Source: an optimization exercise on an open RTL-to-GDS flow (aim: small area). Production flows keep margins and buffers that such runs may drop. The RTL was checked by simulation tests, not by an equivalence proof against the original design. The series may have gaps, and a smaller design here may also do less where the tests do not look.

Fig. 1: run 1, M2 wires
Scale: 2 px per um. Cells faint in the background.
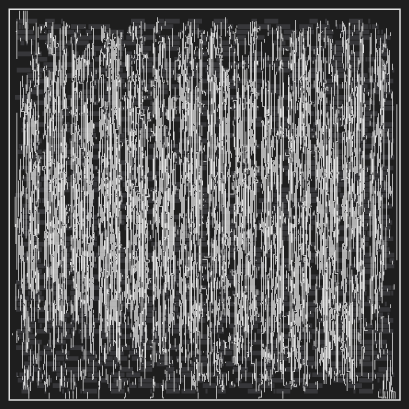
Fig. 2: run 1, logic cells by family
Scale: 2 px per um.
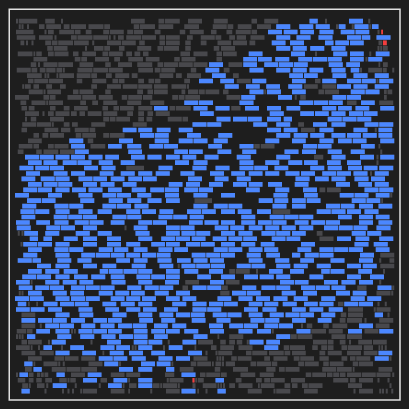
Fig. 3: run 1, path with the least slack
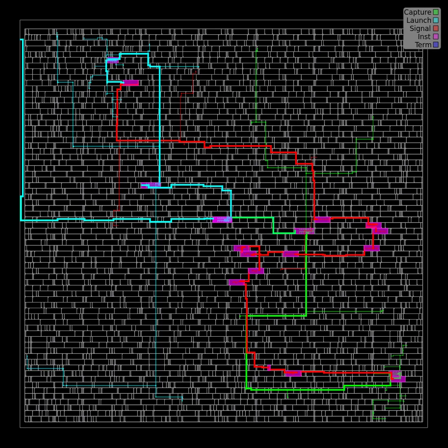
Fig. 4: run 1, routed clock nets over the placement
Scale: 2 px per um.
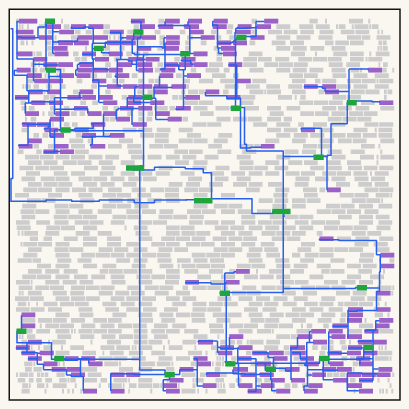
==> flow/design.v, too long to show whole: its modules and the start of the top module <==
// module algorithm_core: 1696 lines
// module algorithm_top: 21 lines
module algorithm_top (
  input  logic        clk,
  input  logic        rst_n,
  input  logic        s_valid,
  output logic        s_ready,
  input  logic [11:0] s_data,
  output logic        m_valid,
  input  logic        m_ready,
  output logic [15:0] m_data
);
  // ...
==> flow/flow/run.sh <==
#!/bin/bash
# Own layout flow: the standard synthesis, then a netlist clean-up (flow/netopt.py:
# history-register input muxes as a22o cells, fewer inverters around full adders),
# then the standard layout steps with a leaner clock tree.
set -euo pipefail
HERE=$(pwd)
R=$HERE/orfs/results/sky130hd/algorithm_top/base
CTS="CTS_ARGS=-sink_clustering_enable -repair_clock_nets -dont_use_dummy_load -sink_clustering_size 16 -sink_clustering_max_diameter 60 -buf_list sky130_fd_sc_hd__clkbuf_8 -root_buf sky130_fd_sc_hd__clkbuf_16"
bash standard.sh synth > synth_std.log 2>&1
cp $R/1_2_yosys.v $HERE/1_2_yosys.std.v
python3 flow/netopt.py $HERE/1_2_yosys.std.v $R/1_2_yosys.v > netopt.log 2>&1
rm -f $R/1_synth.odb $R/1_synth.sdc
bash standard.sh synth > synth_odb.log 2>&1
bash standard.sh "$CTS" "BUFFER_PORTS_ARGS=-buffer_cell sky130_fd_sc_hd__buf_1" finish > layout.log 2>&1
==> flow/standard.sh <==
#!/bin/bash
# synth_recipe.tcl (not shown) runs the flow's synth.tcl, then flattens the netlist and writes it again
# the make line also repeats each setting of config.mk as NAME=value (left out here)
make -C /OpenROAD-flow-scripts/flow DESIGN_CONFIG=/design/flow/config.mk WORK_HOME=/design/flow/orfs CLKGATE_MAP_FILE= SYNTH_SCRIPT=/design/flow/synth_recipe.tcl "${@:-finish}"
==> flow/config.mk <==
export PLATFORM = sky130hd
export DESIGN_NAME = algorithm_top
export DESIGN_NICKNAME = algorithm_top
export VERILOG_FILES = /design/flow/design.v
export SDC_FILE = /design/flow/constraint.sdc
export NUM_CORES = 4
export LEC_CHECK = 0
export CAP_MARGIN = 20
export CORE_MARGIN = 2
export CORE_UTILIZATION = 60
export GPL_TIMING_DRIVEN = 0
export SETUP_SLACK_MARGIN = 0.2
export SLEW_MARGIN = 20
==> flow/constraint.sdc <==
create_clock -name core_clock -period 6.0 [get_ports {clk}]
set_input_delay 1.2000 -clock core_clock [delete_from_list [all_inputs] [get_ports {clk}]]
set_output_delay 1.2000 -clock core_clock [all_outputs]
set_load 0.01 [all_outputs]
Not shown: flow/flow/netopt.py
==> impl_metrics.env, run 1 <==
export IMPL_outcome="complete, no violations"
export IMPL_post_synth_instance_area_mm2=0.0218
export IMPL_gr_usage_met3=0.0928
export IMPL_setup_reg_to_reg_worst_slack_ns=0.24
export IMPL_crit_path_cell_trace="fa_1 -> fa_1 -> fa_1 -> fa_1 -> fa_1 -> fa_1 -> fa_1 -> fa_1 -> fa_1 -> inv_1 -> fa_1"
export IMPL_clock_latency_ns=0.53
export IMPL_placedCellCount=1806
export IMPL_wl_met1_mm=25.9
export IMPL_port_buffers=31
export IMPL_globalRouteTotalUtil=0.425
export IMPL_cell_seen_most_often_among_critical_path_stages="fa_1"
export IMPL_place_area_mm2=0.0225
export IMPL_hpwlAfterDp_mm=60.4
export IMPL_htreeDepth=1
export IMPL_die_width_um=195
export IMPL_rows=69
export IMPL_grt_use_met1=0.548
export IMPL_clkSinkCount=226
export IMPL_drt_pass1_iterations=5
export IMPL_critical_path_slowest_cell="dfxtp_1"
export IMPL_via_count_of_the_first_global_routing_pass=14656
export IMPL_wl_met2_mm=34.0
export IMPL_path_class="flop to flop"
export IMPL_critPathArrivalTime_ns=6.15
export IMPL_clock_input_transition_at_the_sequential_cells_of_the_worst_setup_and_hold_paths_ns=0.09
export IMPL_final_max_slew_violation_count=0
export IMPL_gr_total_overflow=0
export IMPL_whs_ns=0.455
export IMPL_grt_pass1_wl_mm=108
export IMPL_cts_made_buffers=23
export IMPL_design_die_area_mm2=0.0379
export IMPL_setup_tns_ns=0
export IMPL_cts_hold_buffers_added=0
export IMPL_topRoutingLayerUsed="met4"
export IMPL_postRouteWirelength_mm=74.0
export IMPL_antenna_violating_nets_post_route=0
export IMPL_detail_route_wl_per_cell_um=40.4
export IMPL_final_instance_area_mm2=0.0229
export IMPL_layout_cell_share_with_drive_strength_beyond_1=0.0577
export IMPL_grt_antenna_before_repair=0
export IMPL_wl_met3_mm=7.05
export IMPL_ioPinCount=34
export IMPL_core_area_mm2=0.0357
export IMPL_worstPathRequired_ns=6.39
export IMPL_finalHoldViolCount=0
export IMPL_reg2reg_depth=11
export IMPL_num_fill_cells=2692
export IMPL_slew_headroom=0.299
export IMPL_post_cts_repair_setup_buffers=0
export IMPL_layout_min_cycle_time_ns=5.76
export IMPL_startpoint_type="flop"
export IMPL_maxCapViolations=0
export IMPL_drt_iter0_drc=1321
export IMPL_fin_worst_skew_ns=0.0623
export IMPL_critical_path_max_stage_delay_ns=0.89
export IMPL_layout_worst_path_cycle_share=0.960
export IMPL_tightestPinTransition_ns=1.05
export IMPL_gr_usage_met2=0.651
export IMPL_tritoncts="built"
export IMPL_top_usage_layer="met2"
export IMPL_dieHeight_um=195
export IMPL_clock_fmax_mhz=174
export IMPL_synth_cells=1313
export IMPL_timing_hold_worst_class="input port to asynchronous set/reset pin"
export IMPL_nets=2142
export IMPL_ctsRootBufferMaster="clkbuf_16"
export IMPL_crit_path_end_kind="flop"
About Fig. 1:
The longest straight run is 78.4 um. 1899 nets have wire on it.

About Fig. 2:
adder and majority cells: marked blue, cells 758, where widely spread. NAND gates: marked red, cells 3.

About Fig. 3:
number of non-filler instances in the completed layout: 1829
utilization after layout: 0.643
min setup slack post-route: 0.240 ns

About Fig. 4:
flip-flops: marked purple, count 226. clock wires: marked blue, length 2930 um. cells driving clock nets: marked green, count 23.
Position of the flops: widely spread. There are 24 routed clock nets.

## run 1: cells in the final DEF (no fill, tap or decap), drive strengths merged, types with 2 or more instances in the layout
master    n
a21oi     3
a22o    180
buf      51
clkbuf   23
dfrtp     2
dfxtp   223
fa      733
ha       23
inv      79
maj3      2
mux2      3
mux2i     5
nand2     2
nor2     17
nor2b     2
o21ai     2
o21bai    3
xnor2     4
xor2      2
## run 1: critical path: cells and delay by family, from the launching register on
kind                       cells  cell delay, ns
adders and majority gates     10            4.63
buffers and inverters          1            0.07
DFF                            1            0.89
## run 1: layout make-up
| type | count | area, um2 | share of cell area |
|---|---|---|---|
| Tap cell | 461 | 577 | 0.0252 |
| Timing Repair Buffer | 32 | 131 | 0.00573 |
| Sequential cell | 226 | 4600 | 0.201 |
| Clock buffer | 23 | 350 | 0.0153 |
| Inverter | 79 | 297 | 0.0129 |
| Buffer | 19 | 71.3 | 0.00311 |
| Multi-Input combinational cell | 989 | 16900 | 0.737 |
==> inputs of run 2 (changes only) <==
--- a/flow/flow/run.sh
+++ b/flow/flow/run.sh
@@ -7,3 +7,3 @@
 R=$HERE/orfs/results/sky130hd/algorithm_top/base
-CTS="CTS_ARGS=-sink_clustering_enable -repair_clock_nets -dont_use_dummy_load -sink_clustering_size 16 -sink_clustering_max_diameter 60 -buf_list sky130_fd_sc_hd__clkbuf_8 -root_buf sky130_fd_sc_hd__clkbuf_16"
+CTS="CTS_ARGS=-sink_clustering_enable -repair_clock_nets -dont_use_dummy_load -sink_clustering_size 8 -sink_clustering_max_diameter 40 -buf_list sky130_fd_sc_hd__clkbuf_4 -root_buf sky130_fd_sc_hd__clkbuf_16"
 bash standard.sh synth > synth_std.log 2>&1
Fig. 5: run 2, signal wires by layer
Scale: 3 px per um. Only two layers are drawn.
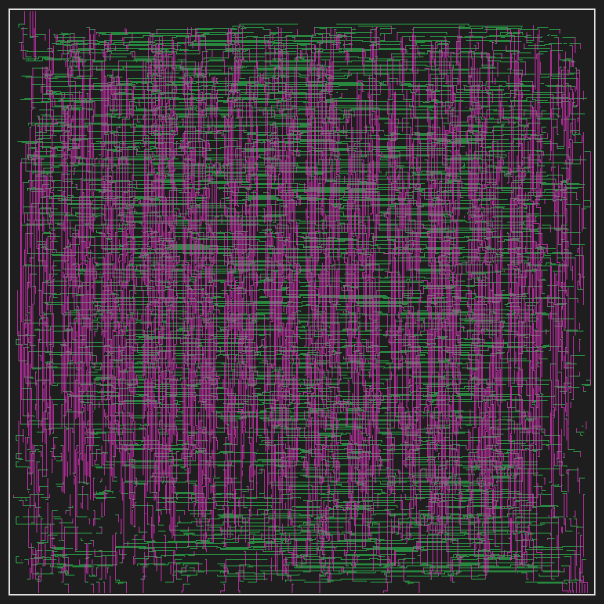
met2: marked magenta, wire length 34.3 mm. met1: marked green, wire length 25.8 mm.

==> run 2 against run 1 <==
Against the previous run:
- still clean
- area after synthesis stayed put
- synthesized cell count unchanged
- via count increased by 0.18%
- die area did not move
- hold slack better by 0.0072 ns
- first-iteration DRC count decreased by 6.4%
- clock-buffer cell count is 18 higher
- register-to-register slack improved by 0.03 ns
- largest cell class unchanged
- highest routed layer unchanged
==> impl_metrics.env, run 2 <==
export IMPL_outcome="complete, no violations"
export IMPL_die_width_um=195
export IMPL_cell_seen_most_often_among_critical_path_stages="fa_1"
export IMPL_final_antenna_diode_count=0
export IMPL_tritoncts="built"
export IMPL_via_count_of_the_first_global_routing_pass=14701
export IMPL_flow_area_growth_from_synthesis_pct=5.35
export IMPL_clock_fmax_mhz=174
export IMPL_post_synth_instance_area_mm2=0.0218
export IMPL_htreeDepth=2
export IMPL_drt_iter0_drc=1237
export IMPL_tightestPinTransition_ns=1.03
export IMPL_maxCapViolations=0
export IMPL_setup_reg_to_reg_worst_slack_ns=0.27
export IMPL_hpwlAfterDp_mm=60.4
export IMPL_final_cells=1847
export IMPL_reg2reg_depth=11
export IMPL_core_area_mm2=0.0357
export IMPL_nets=2160
export IMPL_startpoint_type="flop"
export IMPL_place_area_mm2=0.0225
export IMPL_critical_path_peak_fanout=5
export IMPL_most_common_library_cell_in_the_layout_ignoring_fill_and_taps="fa_1"
export IMPL_synth_cells=1313
export IMPL_antenna_violating_nets_post_route=0
export IMPL_grt_antenna_before_repair=0
export IMPL_layout_cell_share_with_drive_strength_beyond_1=0.0714
export IMPL_crit_path_end_kind="flop"
export IMPL_port_buffers=31
export IMPL_cts_made_buffers=41
export IMPL_detail_route_wl_per_cell_um=40.1
export IMPL_total_area_of_multi_input_combinational_cells_mm2=0.0169
export IMPL_post_cts_repair_setup_buffers=0
export IMPL_finalHoldViolCount=0
export IMPL_drt_pass1_iterations=5
export IMPL_path_class="flop to flop"
export IMPL_crit_path_cell_trace="fa_1 -> fa_1 -> fa_1 -> fa_1 -> fa_1 -> fa_1 -> fa_1 -> fa_1 -> fa_1 -> inv_1 -> fa_1"
export IMPL_dieHeight_um=195
export IMPL_grt_pass1_wl_mm=108
export IMPL_fin_worst_skew_ns=0.0760
export IMPL_final_seq_area_mm2=0.00460
export IMPL_rsz0062_at_grt="yes"
export IMPL_final_instance_area_mm2=0.0230
export IMPL_slew_headroom=0.312
export IMPL_critical_path_slowest_cell="dfxtp_1"
export IMPL_gr_total_overflow=0
export IMPL_worstPathRequired_ns=6.39
export IMPL_critical_path_max_stage_delay_ns=0.81
export IMPL_number_of_remaining_drc_errors=0
export IMPL_timing_hold_worst_class="input port to asynchronous set/reset pin"
export IMPL_final_max_slew_violation_count=0
export IMPL_rows=69
export IMPL_layout_common_cells="fa_1, a22o_1, dfxtp_1"
export IMPL_setup_tns_ns=0
export IMPL_clock_latency_ns=0.53
export IMPL_postRouteWirelength_mm=74.1
export IMPL_clkSinkCount=226
export IMPL_num_fill_cells=2714
export IMPL_critPathArrivalTime_ns=6.12
export IMPL_globalRouteTotalUtil=0.427
export IMPL_ctsRootBufferMaster="clkbuf_16"
export IMPL_ioPinCount=34
export IMPL_layout_worst_path_cycle_share=0.955
export IMPL_layout_min_cycle_time_ns=5.73
export IMPL_cts_hold_buffers_added=0
export IMPL_design_die_area_mm2=0.0379
export IMPL_min_setup_slack_post_route_ns=0.268
export IMPL_clock_input_transition_at_the_sequential_cells_of_the_worst_setup_and_hold_paths_ns=0.09
export IMPL_placedCellCount=1806
Fig. 6: run 2, M2 wires
Scale: 2 px per um. Cells faint in the background.
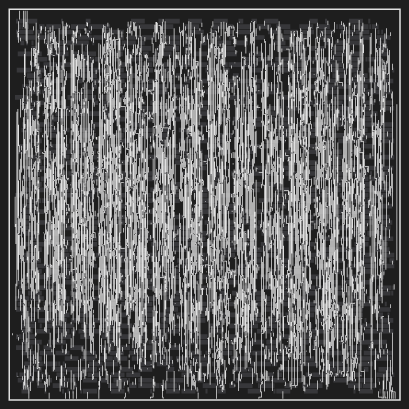
The layer carries 34.3 mm of wire. 1920 nets have wire on it. The longest straight run is 87.0 um. The wires run mostly vertical. The layer holds 46% of the routed length.

## run 2: through the flow
| stage | hold WS [ns] | utilization |
|---|---|---|
| final | 0.462 | 0.644 |
| after detailed placement | 0.555 | 0.631 |
| after global placement | 0.554 | 0.631 |
| after floorplan | 0.504 | - |
| after CTS | 0.448 | 0.643 |
| after global routing | 0.464 | 0.644 |
## run 2: repair_timing
action	CTS	global route
setup endpoints to repair	12	13
cloned	0	0
resized for setup	11	37
## run 2: final cells by class
| type | instances | area share |
|---|---|---|
| Buffer | 19 | 0.00310 |
| Clock buffer | 41 | 0.0172 |
| Inverter | 79 | 0.0129 |
| Multi-Input combinational cell | 989 | 0.736 |
| Sequential cell | 226 | 0.200 |
| Tap cell | 461 | 0.0251 |
| Timing Repair Buffer | 32 | 0.00572 |
## run 2: worst max-delay path: cells and delay by family (launching register included)
family / cells / cell delay, ns
fa+ha+maj: 10 / 4.69
buf+inv: 1 / 0.08
flops: 1 / 0.81
## run 2: metal layers
metal / global-route usage / vias up / wire, um
met5: 0 / - / 0
met4: 0.305 / 0 / 6740
met3: 0.103 / 329 / 7260
met2: 0.653 / 795 / 34300
met1: 0.545 / 6910 / 25800
li1: - / 4451 / -
==> inputs of run 3 (changes only) <==
--- a/flow/design.v
+++ b/flow/design.v
@@ -1672,44 +1672,43 @@
   wire c1518 = (c1354_q & s1399_q) | (c1354_q & c1516) | (s1399_q & c1516);
-  wire s1519 = ~c1066_q ^ s1151_q ^ 1'b0;
-  wire c1520 = (~c1066_q & s1151_q) | (~c1066_q & 1'b0) | (s1151_q & 1'b0);
-  wire s1521 = c1152_q ^ s1229_q ^ c1520;
-  wire c1522 = (c1152_q & s1229_q) | (c1152_q & c1520) | (s1229_q & c1520);
-  wire s1523 = ~c1230_q ^ s1297_q ^ c1522;
-  wire c1524 = (~c1230_q & s1297_q) | (~c1230_q & c1522) | (s1297_q & c1522);
-  wire s1525 = c1298_q ^ s1353_q ^ c1524;
-  wire c1526 = (c1298_q & s1353_q) | (c1298_q & c1524) | (s1353_q & c1524);
-  wire s1527 = c1354_q ^ s1399_q ^ c1526;
-  wire c1528 = (c1354_q & s1399_q) | (c1354_q & c1526) | (s1399_q & c1526);
-  wire m1529 = ~c1508 ? ~s1519 : ~s1509;
-  wire m1530 = ~c1508 ? ~s1521 : ~s1511;
-  wire m1531 = ~c1508 ? ~s1523 : ~s1513;
-  wire m1532 = ~c1508 ? ~s1525 : ~s1515;
-  wire m1533 = ~c1508 ? ~s1527 : ~s1517;
-  wire m1534 = ~c1508 ? ~c1528 : ~c1518;
-  wire s1535 = c1436_q ^ s1463_q;
-  wire c1536 = ~(c1436_q | s1463_q);
-  wire s1537 = c1464_q ^ s1483_q ^ c1536;
-  wire c1538 = (c1464_q & s1483_q) | (c1464_q & c1536) | (s1483_q & c1536);
-  wire s1539 = c1484_q ^ s1491_q ^ c1538;
-  wire c1540 = (c1484_q & s1491_q) | (c1484_q & c1538) | (s1491_q & c1538);
-  wire s1541 = s1495_q ^ c1540;
-  wire c1542 = c1540 & ~s1495_q;
-  wire s1543 = c1494_q ^ c1496_q ^ ~c1542;
-  wire s1544 = s1435_q ^ 1'b0;
-  wire c1545 = ~(s1435_q | 1'b0);
-  wire s1546 = c1436_q ^ s1463_q ^ ~c1545;
-  wire c1547 = (c1436_q & s1463_q) | (c1436_q & ~c1545) | (s1463_q & ~c1545);
-  wire s1548 = c1464_q ^ s1483_q ^ ~c1547;
-  wire c1549 = (c1464_q & s1483_q) | (c1464_q & ~c1547) | (s1483_q & ~c1547);
-  wire s1550 = c1484_q ^ s1491_q ^ c1549;
-  wire c1551 = (c1484_q & s1491_q) | (c1484_q & c1549) | (s1491_q & c1549);
-  wire s1552 = s1495_q ^ c1551;
-  wire c1553 = c1551 & ~s1495_q;
-  wire s1554 = c1494_q ^ c1496_q ^ ~c1553;
-  wire m1555 = m1534 ? s1544 : ~s1435_q;
-  wire m1556 = m1534 ? ~s1546 : s1535;
-  wire m1557 = m1534 ? s1548 : s1537;
-  wire m1558 = m1534 ? s1550 : s1539;
-  wire m1559 = m1534 ? ~s1552 : ~s1541;
-  wire m1560 = m1534 ? ~s1554 : ~s1543;
+  wire o1519 = ~s1509 ^ ~c1508;
+  wire p1520 = ~s1509;
+  wire f1521 = ~c1508 & p1520;
+  wire o1522 = ~s1511 ^ f1521;
+  wire p1523 = p1520 & ~s1511;
+  wire f1524 = ~c1508 & p1523;
+  wire o1525 = ~s1513 ^ f1524;
+  wire p1526 = p1523 & ~s1513;
+  wire f1527 = ~c1508 & p1526;
+  wire o1528 = ~s1515 ^ f1527;
+  wire p1529 = p1526 & ~s1515;
+  wire f1530 = ~c1508 & p1529;
+  wire o1531 = ~s1517 ^ f1530;
+  wire p1532 = p1529 & ~s1517;
+  wire k1533 = ~c1518 | (~c1508 & p1532);
+  wire s1534 = c1436_q ^ s1463_q;
+  wire c1535 = ~(c1436_q | s1463_q);
+  wire s1536 = c1464_q ^ s1483_q ^ c1535;
+  wire c1537 = (c1464_q & s1483_q) | (c1464_q & c1535) | (s1483_q & c1535);
+  wire s1538 = c1484_q ^ s1491_q ^ c1537;
+  wire c1539 = (c1484_q & s1491_q) | (c1484_q & c1537) | (s1491_q & c1537);
+  wire s1540 = s1495_q ^ c1539;
+  wire c1541 = c1539 & ~s1495_q;
+  wire s1542 = c1494_q ^ c1496_q ^ ~c1541;
+  wire o1543 = ~s1435_q ^ k1533;
+  wire p1544 = ~s1435_q;
+  wire f1545 = k1533 & p1544;
+  wire o1546 = s1534 ^ f1545;
+  wire p1547 = p1544 & s1534;
+  wire f1548 = k1533 & p1547;
+  wire o1549 = s1536 ^ f1548;
+  wire p1550 = p1547 & s1536;
+  wire f1551 = k1533 & p1550;
+  wire o1552 = s1538 ^ f1551;
+  wire p1553 = p1550 & s1538;
+  wire f1554 = k1533 & p1553;
+  wire o1555 = ~s1540 ^ f1554;
+  wire p1556 = p1553 & ~s1540;
+  wire f1557 = k1533 & p1556;
+  wire o1558 = ~s1542 ^ f1557;
+  wire p1559 = p1556 & ~s1542;
   assign m_data[0] = ~s1501;
@@ -1718,13 +1717,13 @@
   assign m_data[3] = ~s1507;
-  assign m_data[4] = m1529;
-  assign m_data[5] = m1530;
-  assign m_data[6] = m1531;
-  assign m_data[7] = m1532;
-  assign m_data[8] = m1533;
-  assign m_data[9] = m1555;
-  assign m_data[10] = m1556;
-  assign m_data[11] = m1557;
-  assign m_data[12] = m1558;
-  assign m_data[13] = m1559;
-  assign m_data[14] = m1560;
+  assign m_data[4] = o1519;
+  assign m_data[5] = o1522;
+  assign m_data[6] = o1525;
+  assign m_data[7] = o1528;
+  assign m_data[8] = o1531;
+  assign m_data[9] = o1543;
+  assign m_data[10] = o1546;
+  assign m_data[11] = o1549;
+  assign m_data[12] = o1552;
+  assign m_data[13] = o1555;
+  assign m_data[14] = o1558;
   assign m_data[15] = m_data[14];
--- a/flow/flow/run.sh
+++ b/flow/flow/run.sh
@@ -7,3 +7,3 @@
 R=$HERE/orfs/results/sky130hd/algorithm_top/base
-CTS="CTS_ARGS=-sink_clustering_enable -repair_clock_nets -dont_use_dummy_load -sink_clustering_size 8 -sink_clustering_max_diameter 40 -buf_list sky130_fd_sc_hd__clkbuf_4 -root_buf sky130_fd_sc_hd__clkbuf_16"
+CTS="CTS_ARGS=-sink_clustering_enable -repair_clock_nets -dont_use_dummy_load -sink_clustering_size 22 -sink_clustering_max_diameter 60 -buf_list sky130_fd_sc_hd__clkbuf_16 -root_buf sky130_fd_sc_hd__clkbuf_16"
 bash standard.sh synth > synth_std.log 2>&1
Fig. 7: run 3, routed clock nets over the placement
Scale: 2 px per um.
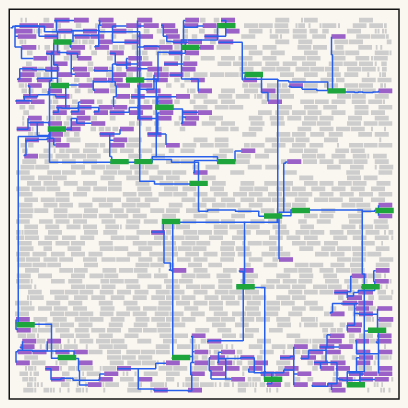
flip-flops: marked purple, count 226. cells driving clock nets: marked green, count 25. clock wires: marked blue, length 3020 um.
There are 26 routed clock nets.

==> run 3 against run 2 <==
Against the previous run:
- area after synthesis is 0.52% lower
- still clean on timing, DRC and antenna
- clock-buffer cell count decreased by 16
- sequential share of layout area down 0.062 points
- maximum frequency up 0.31%
- critical endpoint is now u_core.s1297_q$_DFF_P_
==> impl_metrics.env, run 3 <==
export IMPL_gp_routability_congestion=1.05
export IMPL_synth_cells=1306
export IMPL_outcome="complete, no violations"
export IMPL_globalRouteTotalUtil=0.421
export IMPL_core_area_mm2=0.0356
export IMPL_dieHeight_um=194
export IMPL_finalHoldViolCount=0
export IMPL_tightestPinTransition_ns=1.02
export IMPL_final_instance_area_mm2=0.0231
export IMPL_vias_per_cell=6.83
export IMPL_num_fill_cells=2620
export IMPL_drt_pass1_iterations=5
export IMPL_clkSinkCount=226
export IMPL_critical_path_peak_fanout=7
export IMPL_rsz0062_at_grt="yes"
export IMPL_whs_ns=0.414
export IMPL_critical_path_max_stage_delay_ns=0.88
export IMPL_synth_avg_cell_area_um2=16.6
export IMPL_clock_fmax_mhz=175
export IMPL_grt_pass1_wl_mm=107
export IMPL_ys_warn_count=1
export IMPL_detail_route_wl_per_cell_um=40.5
export IMPL_cts_made_buffers=25
export IMPL_htreeDepth=1
export IMPL_via_count_of_the_first_global_routing_pass=14445
export IMPL_worstPathRequired_ns=6.43
export IMPL_setup_viol=0
export IMPL_ioPinCount=34
export IMPL_drt_iter0_drc=1384
export IMPL_reg2reg_depth=11
export IMPL_flow_area_growth_from_synthesis_pct=6.41
export IMPL_final_max_slew_violation_count=0
export IMPL_startpoint_type="flop"
export IMPL_clock_latency_ns=0.57
export IMPL_critical_path_slowest_cell="dfxtp_1"
export IMPL_most_common_library_cell_in_the_layout_ignoring_fill_and_taps="fa_1"
export IMPL_place_area_mm2=0.0224
export IMPL_setup_reg_to_reg_worst_slack_ns=0.29
export IMPL_critPathArrivalTime_ns=6.15
export IMPL_cell_seen_most_often_among_critical_path_stages="fa_1"
export IMPL_crit_path_cell_trace="fa_1 -> fa_1 -> fa_1 -> fa_1 -> fa_1 -> fa_1 -> fa_1 -> inv_1 -> fa_1 -> fa_1 -> fa_1"
export IMPL_post_place_ws_ns=0.0123
export IMPL_design_die_area_mm2=0.0377
export IMPL_cts_root_to_sink_buffers=3
export IMPL_synthesized_nets=2073
export IMPL_number_of_remaining_drc_errors=0
export IMPL_grt_max_degree=33
export IMPL_cts_hold_buffers_added=0
export IMPL_maxCapViolations=0
export IMPL_initial_core_util=0.610
export IMPL_postRouteWirelength_mm=73.9
export IMPL_layout_cell_share_with_drive_strength_beyond_1=0.0631
export IMPL_nets=2131
export IMPL_hpwlAfterDp_mm=60.9
export IMPL_slew_headroom=0.314
export IMPL_layout_worst_path_cycle_share=0.952
export IMPL_placedCellCount=1798
export IMPL_tritoncts="built"
export IMPL_final_antenna_diode_count=0
export IMPL_via_count=12459
export IMPL_port_buffers=31
export IMPL_timing_hold_worst_class="input port to asynchronous set/reset pin"
export IMPL_rows=69
export IMPL_post_synth_instance_area_mm2=0.0217
export IMPL_die_width_um=194
export IMPL_layout_common_cells="fa_1, a22o_1, dfxtp_1"
export IMPL_fin_worst_skew_ns=0.0565
export IMPL_clock_input_transition_at_the_sequential_cells_of_the_worst_setup_and_hold_paths_ns=0.08
export IMPL_ctsRootBufferMaster="clkbuf_16"
export IMPL_post_cts_repair_setup_buffers=0
export IMPL_path_class="flop to flop"
export IMPL_gr_total_overflow=0
export IMPL_antenna_violating_nets_post_route=0
export IMPL_crit_path_end_kind="flop"
export IMPL_grt_antenna_before_repair=0
Fig. 8: run 3, path with the least slack
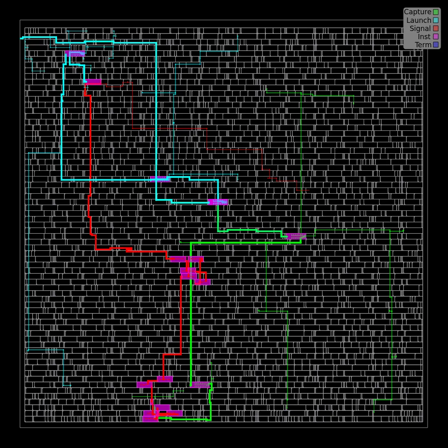
number of non-filler instances in the completed layout: 1823
final critical path time including I/O delays and setup: 5.71 ns
min setup slack post-route: 0.286 ns
utilization after layout: 0.649
Setup TNS: 0 ns

run 3: final cells by class:
class,count,area (um2),share of cell area
Buffer,19,71.3,0.00309
Clock buffer,25,626,0.0271
Inverter,80,300,0.0130
Multi-Input combinational cell,981,16800,0.727
Sequential cell,226,4610,0.200
Tap cell,461,577,0.0250
Timing Repair Buffer,31,116,0.00504
run 3: worst max-delay path: cells and delay by family (launching register included):
kind       cells  cell delay, ns
buf+inv        1            0.05
fa+ha+maj     10            4.65
flops          1            0.88
run 3: repair_timing:
action                     in CTS  in global routing
resized for setup              20                 34
setup endpoints to repair      13                 15
gates cloned                    0                  0
run 3: routing by layer:
| layer | routed length [um] | global-route usage | up-vias |
|---|---|---|---|
| li1 | - | - | 4378 |
| met1 | 26000 | 0.562 | 6929 |
| met2 | 34200 | 0.646 | 874 |
| met3 | 7320 | 0.0845 | 278 |
| met4 | 6400 | 0.264 | 0 |
| met5 | 0 | 0 | - |
==> inputs of run 4 (changes only) <==
--- a/flow/flow/run.sh
+++ b/flow/flow/run.sh
@@ -7,3 +7,3 @@
 R=$HERE/orfs/results/sky130hd/algorithm_top/base
-CTS="CTS_ARGS=-sink_clustering_enable -repair_clock_nets -dont_use_dummy_load -sink_clustering_size 22 -sink_clustering_max_diameter 60 -buf_list sky130_fd_sc_hd__clkbuf_16 -root_buf sky130_fd_sc_hd__clkbuf_16"
+CTS="CTS_ARGS=-sink_clustering_enable -repair_clock_nets -dont_use_dummy_load -sink_clustering_size 16 -sink_clustering_max_diameter 60 -buf_list sky130_fd_sc_hd__clkbuf_8 -root_buf sky130_fd_sc_hd__clkbuf_16"
 bash standard.sh synth > synth_std.log 2>&1
==> run 4 against run 3 <==
Against the previous run:
- still clean on timing, DRC and antenna
- non-clock buffer count is the same
- wire length shrank 0.21%
- maximum frequency grew 0.51%
- register-to-register slack gained 0.03 ns
- clock skew grew 0.012 ns
- final area shrank 0.82%
- final cell count grew 0.16%
- die area is the same
- hold slack gained 0.015 ns
- setup slack gained 0.029 ns
- critical path type unchanged
- critical endpoint is now u_core.s633_q$_DFF_P_
==> impl_metrics.env, run 4 <==
export IMPL_clock_input_transition_at_the_sequential_cells_of_the_worst_setup_and_hold_paths_ns=0.09
export IMPL_layout_min_cycle_time_ns=5.68
export IMPL_startpoint_type="flop"
export IMPL_design_die_area_mm2=0.0377
export IMPL_dieHeight_um=194
export IMPL_finalHoldViolCount=0
export IMPL_grt_pass1_wl_mm=107
export IMPL_via_count_of_the_first_global_routing_pass=14468
export IMPL_clkSinkCount=226
export IMPL_wl_met3_mm=7.16
export IMPL_synthesized_nets=2073
export IMPL_final_seq_area_mm2=0.00463
export IMPL_place_area_mm2=0.0224
export IMPL_via_count=12397
export IMPL_grt_use_met1=0.562
export IMPL_cts_hold_buffers_added=0
export IMPL_flow_area_growth_from_synthesis_pct=5.53
export IMPL_tritoncts="built"
export IMPL_final_instance_area_mm2=0.0229
export IMPL_slew_headroom=0.313
export IMPL_fin_worst_skew_ns=0.0682
export IMPL_globalRouteTotalUtil=0.421
export IMPL_worstPathRequired_ns=6.36
export IMPL_hpwlAfterDp_mm=60.9
export IMPL_number_of_remaining_drc_errors=0
export IMPL_detail_route_wl_per_cell_um=40.4
export IMPL_port_buffers=31
export IMPL_ys_warn_count=1
export IMPL_wl_met1_mm=26.1
export IMPL_clock_latency_ns=0.55
export IMPL_layout_worst_path_cycle_share=0.947
export IMPL_vias_per_cell=6.79
export IMPL_htreeDepth=1
export IMPL_drt_iter0_drc=1330
export IMPL_layout_common_cells="fa_1, a22o_1, dfxtp_1"
export IMPL_gr_usage_met2=0.643
export IMPL_setup_viol=0
export IMPL_cts_made_buffers=28
export IMPL_num_fill_cells=2642
export IMPL_synth_avg_cell_area_um2=16.6
export IMPL_topRoutingLayerUsed="met4"
export IMPL_cts_root_to_sink_buffers=3
export IMPL_post_cts_repair_setup_buffers=0
export IMPL_rows=69
export IMPL_reg2reg_depth=10
export IMPL_timing_hold_worst_class="input port to asynchronous set/reset pin"
export IMPL_path_class="flop to flop"
export IMPL_initial_core_util=0.610
export IMPL_setup_reg_to_reg_worst_slack_ns=0.32
export IMPL_grt_antenna_before_repair=0
export IMPL_gr_total_overflow=0
export IMPL_postRouteWirelength_mm=73.7
export IMPL_drt_pass1_iterations=5
export IMPL_die_width_um=194
export IMPL_core_area_mm2=0.0356
export IMPL_synth_cells=1306
export IMPL_setup_tns_ns=0
export IMPL_layout_cell_share_with_drive_strength_beyond_1=0.0718
export IMPL_nets=2134
export IMPL_ioPinCount=34
export IMPL_outcome="complete, no violations"
export IMPL_tightestPinTransition_ns=1.03
export IMPL_maxCapViolations=0
export IMPL_antenna_violating_nets_post_route=0
export IMPL_critical_path_peak_fanout=7
export IMPL_final_max_slew_violation_count=0
export IMPL_ctsRootBufferMaster="clkbuf_16"
export IMPL_final_antenna_diode_count=0
export IMPL_critPathArrivalTime_ns=6.04
export IMPL_wl_met2_mm=34.4
export IMPL_most_common_library_cell_in_the_layout_ignoring_fill_and_taps="fa_1"
export IMPL_top_usage_layer="met2"
export IMPL_clock_fmax_mhz=176
export IMPL_total_area_of_multi_input_combinational_cells_mm2=0.0168
export IMPL_grt_max_degree=33
export IMPL_gr_usage_met3=0.0882
export IMPL_rsz0062_at_grt="yes"
export IMPL_post_synth_instance_area_mm2=0.0217
export IMPL_gp_routability_congestion=1.05
export IMPL_crit_path_end_kind="flop"
## run 4: timing repair
action	CTS	global route
endpoints found under the setup margin	13	13
gates cloned	0	0
resized for setup	21	44
## run 4: cell type report
type	count	area share
sequential	226	0.202
timing repair buffer	31	0.00508
multi-input combinational	981	0.733
inverter	80	0.0131
tap	461	0.0252
buffer	19	0.00312
clock buffer	28	0.0183
## run 4: metrics by stage
stage,util,instances,hold slack [ns],worst slack (ns)
detailed placement,0.629,1798,0.532,0.0123
CTS,0.642,1826,0.407,0.201
global placement,0.629,1798,0.530,0.0112
floorplan,-,1306,0.504,0.768
finish,0.644,1826,0.429,0.315
global route,0.644,1826,0.425,0.185
## run 4: worst max-delay path, stage by stage, from the launching register on
cell	delay (ns)
dfxtp_1	0.81
fa_1	0.55
fa_1	0.40
fa_1	0.46
fa_1	0.56
fa_1	0.45
fa_1	0.46
fa_1	0.48
fa_1	0.44
fa_1	0.43
fa_1	0.43
Fig. 9: run 4, logic cells by family
Scale: 2 px per um.
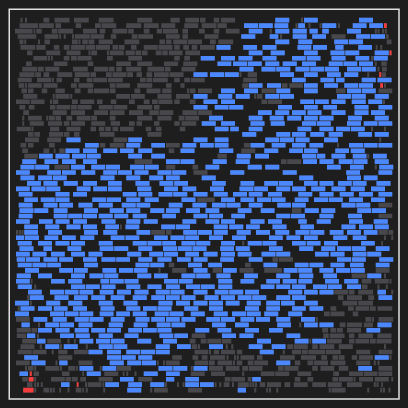
adder and majority cells: marked blue, cells 753, where widely spread. NAND gates: marked red, cells 8, where widely spread.

Fig. 10: run 4, routed clock nets over the placement
Scale: 2 px per um.
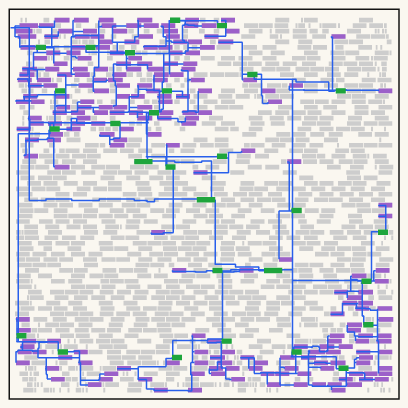
clock wires: marked blue, length 3070 um. flip-flops: marked purple, count 226. cells driving clock nets: marked green, count 28.
Position of the flops: widely spread.

separate check: timing with driven ports:
Ports are ideal in the flow. The routed layouts listed here were re-timed in OpenROAD.
Step 1 (the two cells are an assumption about what drives the block):
set clk [get_ports {clk}]
set_driving_cell -lib_cell sky130_fd_sc_hd__clkbuf_16 $clk
set_driving_cell -lib_cell sky130_fd_sc_hd__buf_2 [delete_from_list [all_inputs] $clk]
Step 2 times the ports against the registers' clock, not the clock port: input delays grow and output delays shrink by t, the midpoint of the rising clock arrivals with the driver on.
Slacks: ideal ports / drivers / drivers and shift; pairs: ideal ports / drivers.
run	shift t [ns]	setup WS [ns]	latest minus earliest clock arrival (ns)	worst register clock-pin slew, ns
run 1	0.552	0.240 / 0.240 / 0.240	0.062 / 0.062	0.10 / 0.10
run 2	0.551	0.268 / 0.268 / 0.268	0.076 / 0.076	0.09 / 0.09
run 3	0.600	0.286 / 0.286 / 0.286	0.056 / 0.056	0.09 / 0.09
run 4	0.577	0.315 / 0.315 / 0.315	0.068 / 0.068	0.10 / 0.10
After both steps setup and hold are still met in every run listed.
